From an optimization exercise on the open Yosys and OpenROAD flow, aimed at small area and a short achievable clock period; shortcuts taken in it are not production practice. Where RTL was checked, it was by simulation tests only, not by an equivalence proof against the original. The series may have gaps, and a smaller design here may also do less where the tests do not look. For run 2, only the layout was checked, not whether the RTL still works.

### Top view of the die, run 1

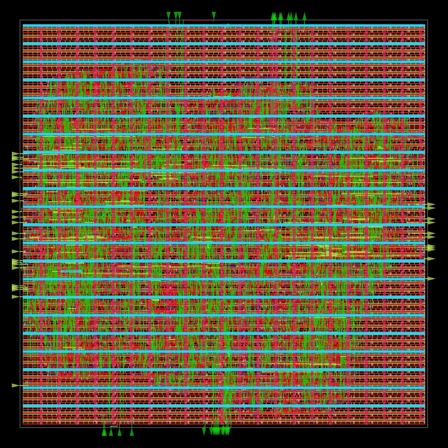
### Routed metal per tile, run 1

Drawn at 1 px/um. 31 x 31 tiles, from dark purple (low) to yellow (high), scaled to the fullest tile. Values are wire area over tile area, all layers added.
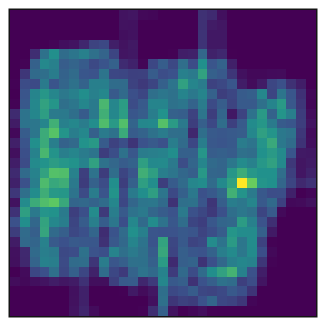
### Drive-strength map, run 1

Drawn at 2 px/um.
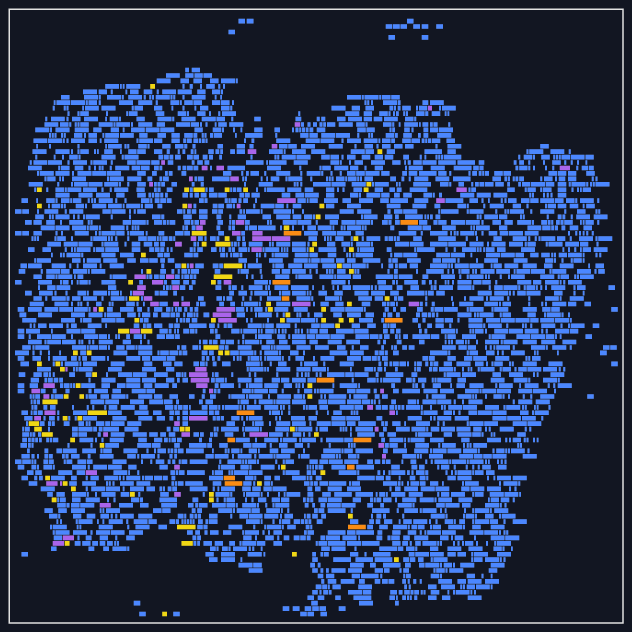
==> design/flow/design.v <==
module Multiplier(input0, input1, out);
	input signed [31:0]input0, input1;
	output wire signed [31:0]out;
	wire signed [63:0]multi_res = input0 * input1; 
	assign out = multi_res[47:16];
endmodule
module Adder(input0, input1, out);
	input signed [31:0]input0, input1;
	output wire signed [31:0]out;
	assign out = input0 + input1; 
endmodule
module Delay(clk, rst, in, outMulti, outDelay);
	input clk, rst;
	input signed [31:0]in;
	output wire signed [31:0]outMulti, outDelay;
	reg signed [31:0]delay;
	assign outMulti = delay;
	assign outDelay = delay;
	always @(posedge clk or negedge rst)
	begin
		if(rst == 1'b0)
			delay <= 32'b0000000000000000_0000000000000000;
		else
			delay <= in;
	end
endmodule
module Filter(clk, rst, in, out);
	input clk, rst;
	input signed [31:0]in;
	output wire signed [31:0]out;
	wire signed [31:0]inSectionSectionInput_to_Adder0_in;
	wire signed [31:0]inSectionAdder0_out_to_Multi0_in;
	wire signed [31:0]inSectionMulti0_out_to_SectionOutput;
	wire signed [31:0]inSectionDelay0_out_to_Multi1_in;
	wire signed [31:0]inSectionMulti1_out_to_Adder0_in;
	wire signed [31:0]inSectionendDelayTermination;
	wire signed [31:0]outSectionSectionInput_to_Multi0_in;
	wire signed [31:0]outSectionMulti0_out_to_Adder0_in;
	wire signed [31:0]outSectionDelay0_out_to_Multi1_in;
	wire signed [31:0]outSectionDelay0_out_to_Delay1_in;
	wire signed [31:0]outSectionDelay1_out_to_Multi2_in;
	wire signed [31:0]outSectionMulti1_out_to_Adder1_in;
	wire signed [31:0]outSectionMulti2_out_to_Adder1_in;
	wire signed [31:0]outSectionAdder1_out_to_Adder0_in;
	wire signed [31:0]outSectionAdder0_out_to_SectionOutput;
	wire signed [31:0]outSectionendDelayTermination;
	assign inSectionSectionInput_to_Adder0_in = in;
	assign out = outSectionAdder0_out_to_SectionOutput;
	Multiplier inSectionMulti0(.input0(inSectionAdder0_out_to_Multi0_in), .input1(32'b1111111111111100_1101101111000001), .out(inSectionMulti0_out_to_SectionOutput));
	Multiplier inSectionMulti1(.input0(inSectionDelay0_out_to_Multi1_in), .input1(32'b0000000000000000_0101010101010101), .out(inSectionMulti1_out_to_Adder0_in));
	assign outSectionMulti0_out_to_Adder0_in = outSectionSectionInput_to_Multi0_in;
	Multiplier outSectionMulti1(.input0(outSectionDelay0_out_to_Multi1_in), .input1(32'b1111111111111101_0000000000000000), .out(outSectionMulti1_out_to_Adder1_in));
	Multiplier outSectionMulti2(.input0(outSectionDelay1_out_to_Multi2_in), .input1(32'b0000000000000110_1110011001100110), .out(outSectionMulti2_out_to_Adder1_in));
	Adder inSectionAdder0(.input0(inSectionSectionInput_to_Adder0_in), .input1(inSectionMulti1_out_to_Adder0_in), .out(inSectionAdder0_out_to_Multi0_in));
	Adder outSectionAdder0(.input0(outSectionMulti0_out_to_Adder0_in), .input1(outSectionAdder1_out_to_Adder0_in), .out(outSectionAdder0_out_to_SectionOutput));
	Adder outSectionAdder1(.input0(outSectionMulti1_out_to_Adder1_in), .input1(outSectionMulti2_out_to_Adder1_in), .out(outSectionAdder1_out_to_Adder0_in));
	Delay inSectionDelay0(.clk(clk), .rst(rst), .in(inSectionMulti0_out_to_SectionOutput), .outMulti(inSectionDelay0_out_to_Multi1_in), .outDelay(inSectionendDelayTermination));
	Delay outSectionDelay0(.clk(clk), .rst(rst), .in(outSectionSectionInput_to_Multi0_in), .outMulti(outSectionDelay0_out_to_Multi1_in), .outDelay(outSectionDelay0_out_to_Delay1_in));
	Delay outSectionDelay1(.clk(clk), .rst(rst), .in(outSectionDelay0_out_to_Delay1_in), .outMulti(outSectionDelay1_out_to_Multi2_in), .outDelay(outSectionendDelayTermination));
	reg signed [31:0]SectionConnection;
	assign outSectionSectionInput_to_Multi0_in = SectionConnection;
	always@(posedge clk or negedge rst)
	begin
	if(rst == 1'b0)
		SectionConnection <= 32'b0000000000000000_0000000000000000;
	else
		SectionConnection <= inSectionMulti0_out_to_SectionOutput;
	end
endmodule
==> design/flow/run.sh <==
#!/bin/bash
# synth_recipe.tcl (not shown) runs the flow's synth.tcl, then flattens the netlist and writes it again
# the make line also repeats each setting of config.mk as NAME=value (left out here)
make -C /OpenROAD-flow-scripts/flow DESIGN_CONFIG=/design/flow/config.mk WORK_HOME=/design/flow/orfs CLKGATE_MAP_FILE= SYNTH_SCRIPT=/design/flow/synth_recipe.tcl finish
==> design/flow/config.mk <==
export PLATFORM = sky130hd
export DESIGN_NAME = Filter
export DESIGN_NICKNAME = Filter
export VERILOG_FILES = /design/flow/design.v
export SDC_FILE = /design/flow/constraint.sdc
export NUM_CORES = 4
export LEC_CHECK = 0
export CAP_MARGIN = 20
export CORE_MARGIN = 2
export CORE_UTILIZATION = 40
export SLEW_MARGIN = 20
==> design/flow/constraint.sdc <==
create_clock -name core_clock -period 14.0 [get_ports {clk}]
set_input_delay 2.8000 -clock core_clock [delete_from_list [all_inputs] [get_ports {clk}]]
set_output_delay 2.8000 -clock core_clock [all_outputs]
set_load 0.01 [all_outputs]
==> flow_summary.yaml, run 1 <==
worst_hold_path:
  hold_path_end: "outSectionDelay1.delay[30]"
  hold_depth: 0
critical_path:
  critPathKind: "flop to flop"
  cpMostUsedCell: "fa_1"
  r2r-end: "inSectionDelay0.delay[31]"
  r2r-start: "inSectionDelay0.delay[14]"
  cp.required_ns: 14.26
  critPathArrivalTime_ns: 13.64
  critical_path.startpoint_type: "flop"
  worstSetupEndpoint: "inSectionDelay0.delay[31]"
  slowest_stage: "fa_1"
  reg2reg_slack_ns: 0.62
  crit_path_start: "inSectionDelay0.delay[14]"
  endpoint_kind: "flop"
  ff2ff_path_depth: 47
global_route:
  grt_pass1_vias: 26740
  grt_max_degree: 71
  antenna_found_initial: 1
  grt_usage_pct: 19.71
  gr-total-overflow: 0
finish:
  buf_share_pct: 3.000
  clk_share_pct: 0.7548
  seq_cell_count: 96
  multi_input_area_share_pct: 75.67
  drive_gt1_share_pct: 4.810
  layout_common_cells: "inv_1 (1134), fa_1 (758), ha_1 (663)"
  fillers: 8740
  multi_input_area_mm2: 0.02998
  antenna_cells: 0
  dominant_cells: "multi-input combinational cells"
  comb.multi_input.count: 2357
  n_clock_buffer: 9
  nNonClkInverters: 1136
  seq_share_pct: 6.098
yosys:
  syn_nets: 5059
  synth_top_area_share_pct: 41.57
  syn_inst: 3601
  netlist_area_mm2: 0.03651
  ys_seq_area_share_pct: 6.580
  synth_most_common_cell: "inv_1"
  synth_top_area_cell: "fa_1"
  yosys.cell_types.count: 81
  ys_warn_count: 2
  ys_seq_elements: 96
  synth_edf_count: 0
  ys_dominant_reg_cell: "dfrtp_1"
sta:
  slew_viol_final: 0
  finalCritPeriodShare_pct: 95.55
  worst_slew_margin_rel_pct: 35.63
  setup_violations: 0
  fmax_mhz: 74.75
  hold_slack_ns: 0.3902
  tightest_slew_ns: 0.9586
  tns_ns: 0
  finClkSkew_ns: 0.01137
clocking:
  post-cts-setup-buffer-count: 0
  clk_latency_ns: 0.39
  clk_pin_slew_ns: 0.08
  cts_sinks: 96
  ctsResizeCount: 3
  root_buffer: "clkbuf_16"
  htreeDepth: 3
  numCtsBuffers: 9
  clockBufferDepth: 2
drt:
  initialDrtViolationCount: 1129
  vias_per_cell: 4.845
  drtPass1Iterations: 5
  drt-wirelength-per-cell_um: 17.60
  routed-via-count: 23830
  drcViolationCount: 0
placed_design:
  io_buffer_count: 65
  gp_congestion: 0.9159
  place_inst: 4885
  placed_cell_area_mm2: 0.03900
die:
  coreArea_mm2: 0.09029
  n_tap_cell: 1176
  placementRows: 110
  start_util_pct: 40.44
  dieArea_mm2: 0.09370
outcome:
  status: "finished clean"
run:
  max_cap_violations: 0
About 'Top view of the die':
fin area: 0.03962 mm^2
num ports: 66
Final Util: 43.88%
die width: 306.1 um
Post-Layout Cell Count: 4918

About 'Routed metal per tile':
nearly empty tiles	24%
tiles over half the peak	9.1%
emptiest ninth of the die	north-east
fullest tile	0.59

About 'Drive-strength map':
size	color	cells
_3 and _4 cells	yellow	92
_2 cells	purple	75
_6 and larger	orange	13
_0 and _1 cells	blue	3562
worst setup margin: 0.6225 ns
Layout Area Growth over Synthesis: 8.527%
Non-clk bufs: 137

-- run 1: metal layers --
layer  global-route usage (%)  part of all wire, %
met4                    3.580                  1.6
met2                    33.41                   49
met3                    1.652                  3.3
met5                        0                0.015
met1                    27.90                   46
-- run 1: flip-flops by register name, indices dropped and copies added, names as in the netlist --
| register | cells |
|---|---|
| outSectionDelay1.delay | 32 |
| outSectionDelay0.delay | 32 |
| inSectionDelay0.delay | 32 |
-- run 1: cell families after synthesis --
logic type               synth area share [%]
adder cells (fa/ha/maj)                 64.39
buffers and inverters                   11.80
AO/OA/AOI/OAI                           7.626
AND/OR/NAND/NOR                         4.575
XOR/XNOR                                4.760
flip-flops                              6.580
multiplexers                           0.2639
-- run 1: worst max-delay path, delay by kind of cell (launching register included) --
family          cells  cell delay [ns]
simple gates        6             0.94
xor+xnor            3             0.96
flops               1             0.50
compound gates     17             3.49
fa+ha+maj          16             6.98
buf+inv             5             0.39
### Clock distribution, run 1

Drawn at 2 px/um.
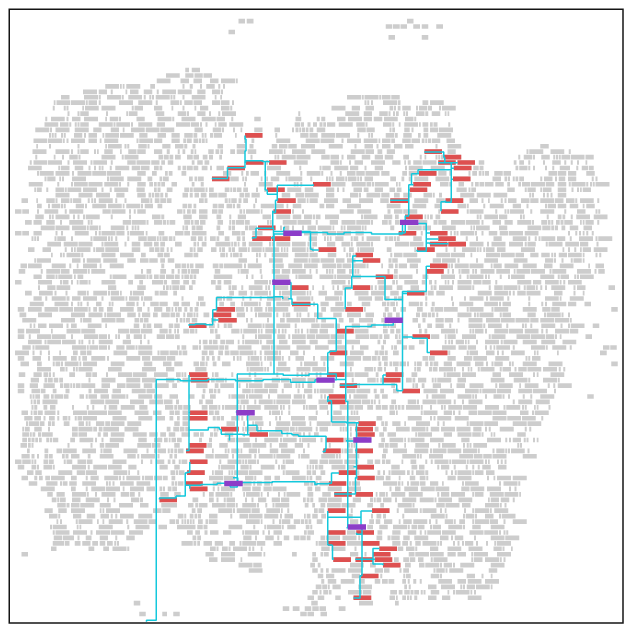

## Run 2: large edit since run 1, in outline
design/flow/design.v: 69 -> 2637 lines; modules unchanged: 0
  Filter: edited, 43 -> 2637 lines
  removed: Multiplier, Adder, Delay
### Clock distribution, run 2

Drawn at 2 px/um.
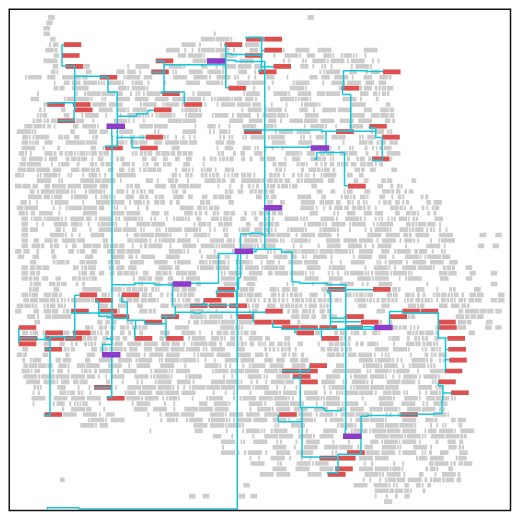
[clock drivers] purple | count: 9
[clock wires] cyan | length: 2190 um
[flip-flops] red | count: 96
flops lie	widely spread
routed clock nets	10
Final Skew: 0.02048 ns
worst skew pair latency: 0.42 ns

### Drive-strength map, run 2

Drawn at 2 px/um.
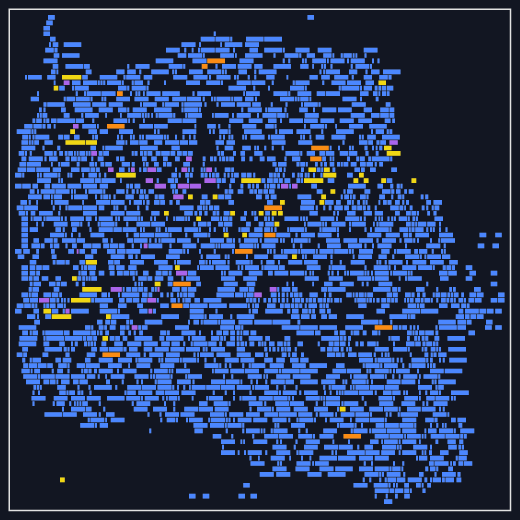
size	color	cells
_0 and _1 cells	blue	2480
_2 cells	purple	30
_6 and larger	orange	14
_3 and _4 cells	yellow	47

==> run 2 against run 1 <==
Largest cell class unchanged; sequential cell count unchanged; clock-buffer cell count unchanged; still clean on timing, DRC and antenna; critical path type is now flop to output port; highest routed layer is now met4; register-to-register slack better by 3.0 ns; utilization shrank 0.14 points; routed wire length shrank 26%; hold slack gained 0.80 ns; clock skew grew 0.0091 ns; fmax increased by 11%; worst setup slack better by 1.3 ns; die area down 33%; non-clock buffer count decreased by 46.
==> flow_summary.yaml, run 2 <==
outcome:
  status: "finished clean"
yosys:
  ys_seq_area_share_pct: 9.935
  netlist_area_mm2: 0.02418
  ys_seq_elements: 96
  syn_inst: 2484
  ys_top_cells_by_area: "fa_1 (41%), ha_1 (13%), inv_1 (12%)"
  synth_edf_count: 0
  ys_dominant_reg_cell: "dfrtp_1"
  ys_warn_count: 1
  yosys.cell_types.count: 91
  syn_nets: 3261
  ys_async_sr_fraction_pct: 100.0
  yosys-top-cells-count: "inv_1 (752), fa_1 (501), ha_1 (242)"
  synth_most_common_cell: "inv_1"
  synth_top_area_cell: "fa_1"
  postSynthAreaPerCell_um2: 9.735
  synth_top_area_share_pct: 41.48
drt:
  routed-via-count: 17110
  wl_met3_um: 3730
  met1_length_um: 28600
  drt-wirelength-per-cell_um: 19.04
  ant_nets: 0
  routed_wl_um: 63870
  topRoutingLayerUsed: "met4"
  vias_per_cell: 5.102
  drcViolationCount: 0
  initialDrtViolationCount: 1127
  wl_met2_um: 30160
  drtPass1Iterations: 5
placed_design:
  place_inst: 3337
  io_buffer_count: 65
  placed_cell_area_mm2: 0.02594
  pre_cts_ws_ns: 2.651
  gp_congestion: 0.9331
  dp_hpwl_um: 55690
critical_path:
  critPathKind: "flop to output port"
  endpoint_kind: "output port"
  crit_path_max_fanout: 12
  slowest_stage: "a2111oi_1"
  critPathBufInv: 5
  reg2reg_slack_ns: 3.58
  critical_path.startpoint_type: "flop"
  critPathArrivalTime_ns: 9.25
  cp.required_ns: 11.20
  slowest_delay_ns: 1.12
  crit_family: "compound AO/OA/AOI/OAI gates"
finish:
  n_clock_buffer: 9
  regArea_mm2: 0.002402
  multi_input_area_mm2: 0.01889
  nNonClkInverters: 755
  final_nets: 3343
  area.growth.synth_to_final_pct: 8.584
  num-nonclk-buffers: 91
  antenna_cells: 1
  drive_gt1_share_pct: 3.539
  comb.multi_input.count: 1613
  seq_share_pct: 9.149
  final_cell_area_mm2: 0.02626
  fin_util_pct: 43.75
  seq_cell_count: 96
  layout_common_cells: "inv_1 (752), fa_1 (501), ha_1 (242)"
  final_cells: 3354
  layout_commonest_cell: "inv_1"
  dominant_cells: "multi-input combinational cells"
  fillers: 5807
  clk_share_pct: 1.177
  buf_share_pct: 3.212
  reg_top3: "S: 32 flops, v: 32 flops, w1: 32 flops"
  multi_input_area_share_pct: 71.93
die:
  start_util_pct: 40.29
  n_tap_cell: 782
  fp.dieH_um: 249.9
  placementRows: 90
  coreArea_mm2: 0.06002
  die_width_um: 249.9
  ios: 66
  dieArea_mm2: 0.06244
global_route:
  use_met3_pct: 3.296
  antenna_found_initial: 1
  grt-busiest-layer: "met2"
  met1_usage_pct: 30.06
  grt_max_degree: 59
  grt_pass1_vias: 18710
  grt_usage_pct: 21.79
  grt_use_met2_pct: 35.84
  grt_pass1_wl_um: 103800
  gr-total-overflow: 0
sta:
  tns_ns: 0
  slew_viol_final: 0
  rsz0062_at_grt: "no"
  setup_slack_ns: 1.955
  hold_slack_ns: 1.186
  hold_viol_final: 0
  worst_slew_margin_rel_pct: 20.55
  min_period_ns: 12.05
  finalCritPeriodShare_pct: 86.04
  setup_violations: 0
  fmax_mhz: 83.02
  tightest_slew_ns: 1.189
clocking:
  post-cts-setup-buffer-count: 0
  clockBufferDepth: 2
  ctsResizeCount: 0
  root_buffer: "clkbuf_16"
  cts_sinks: 96
  clk_pin_slew_ns: 0.08
  cts_tree: "done"
  numCtsBuffers: 9
  holdBufCountCts: 0
  htreeDepth: 3
run:
  max_cap_violations: 0
worst_hold_path:
  hp-class: "flop to flop"
[run 2: cell types whose count changed in the layout (fill, tap and decap cells not counted), sizes merged, moves of 8 or more]
cell	previous run	this run
xor2	54	44
inv	1139	756
xnor2	135	120
buf	73	27
a21oi	135	126
a21o	62	50
nand2b	26	12
or2	11	3
nor2	75	103
ha	666	242
fa	758	501
and3	16	5
[run 2: logic make-up after synthesis]
family,Yosys count,share of synthesized area [%]
AOI/OAI and AO/OA,403,11.43
xor gates and xnor gates,164,6.359
adders and majority gates,747,54.17
buffers and inverters,775,12.09
DFF,96,9.935
and+or+nand+nor,299,6.028
[run 2: worst paths after layout]
path / startpoint / endpoint / cells past startpoint
worst max-delay path: v[13] / out[31] / 26
worst min-delay path: v[31] / w1[31] / 3
worst min register to register: v[31] / w1[31] / 3
max in group asynchronous: rst / v[8] / 2
min in group asynchronous: rst / w1[24] / 1
worst max register to register: v[29] / v[24] / 35

[separate check: timing with driven ports]
The results above use ideal ports. As a check the final layouts listed here were re-extracted and re-timed, cells and wires unchanged.
Step 1 assumes that a clkbuf_16 drives the clock port and a buf_2 every other input.
Step 2 times the ports against the registers' clock, not the clock port: input delays grow and output delays shrink by t, the midpoint of the rising clock arrivals with the driver on.
Three values: no drivers, after step 1, after step 2; two values: the first two.
run	shift t [ns]	slack for setup (ns)	latest minus earliest clock arrival (ns)
run 1	0.440	0.622 / 0.622 / 0.622	0.015 / 0.015
run 2	0.463	1.955 / 1.901 / 2.363	0.021 / 0.021
After both steps every run listed still meets setup and hold.
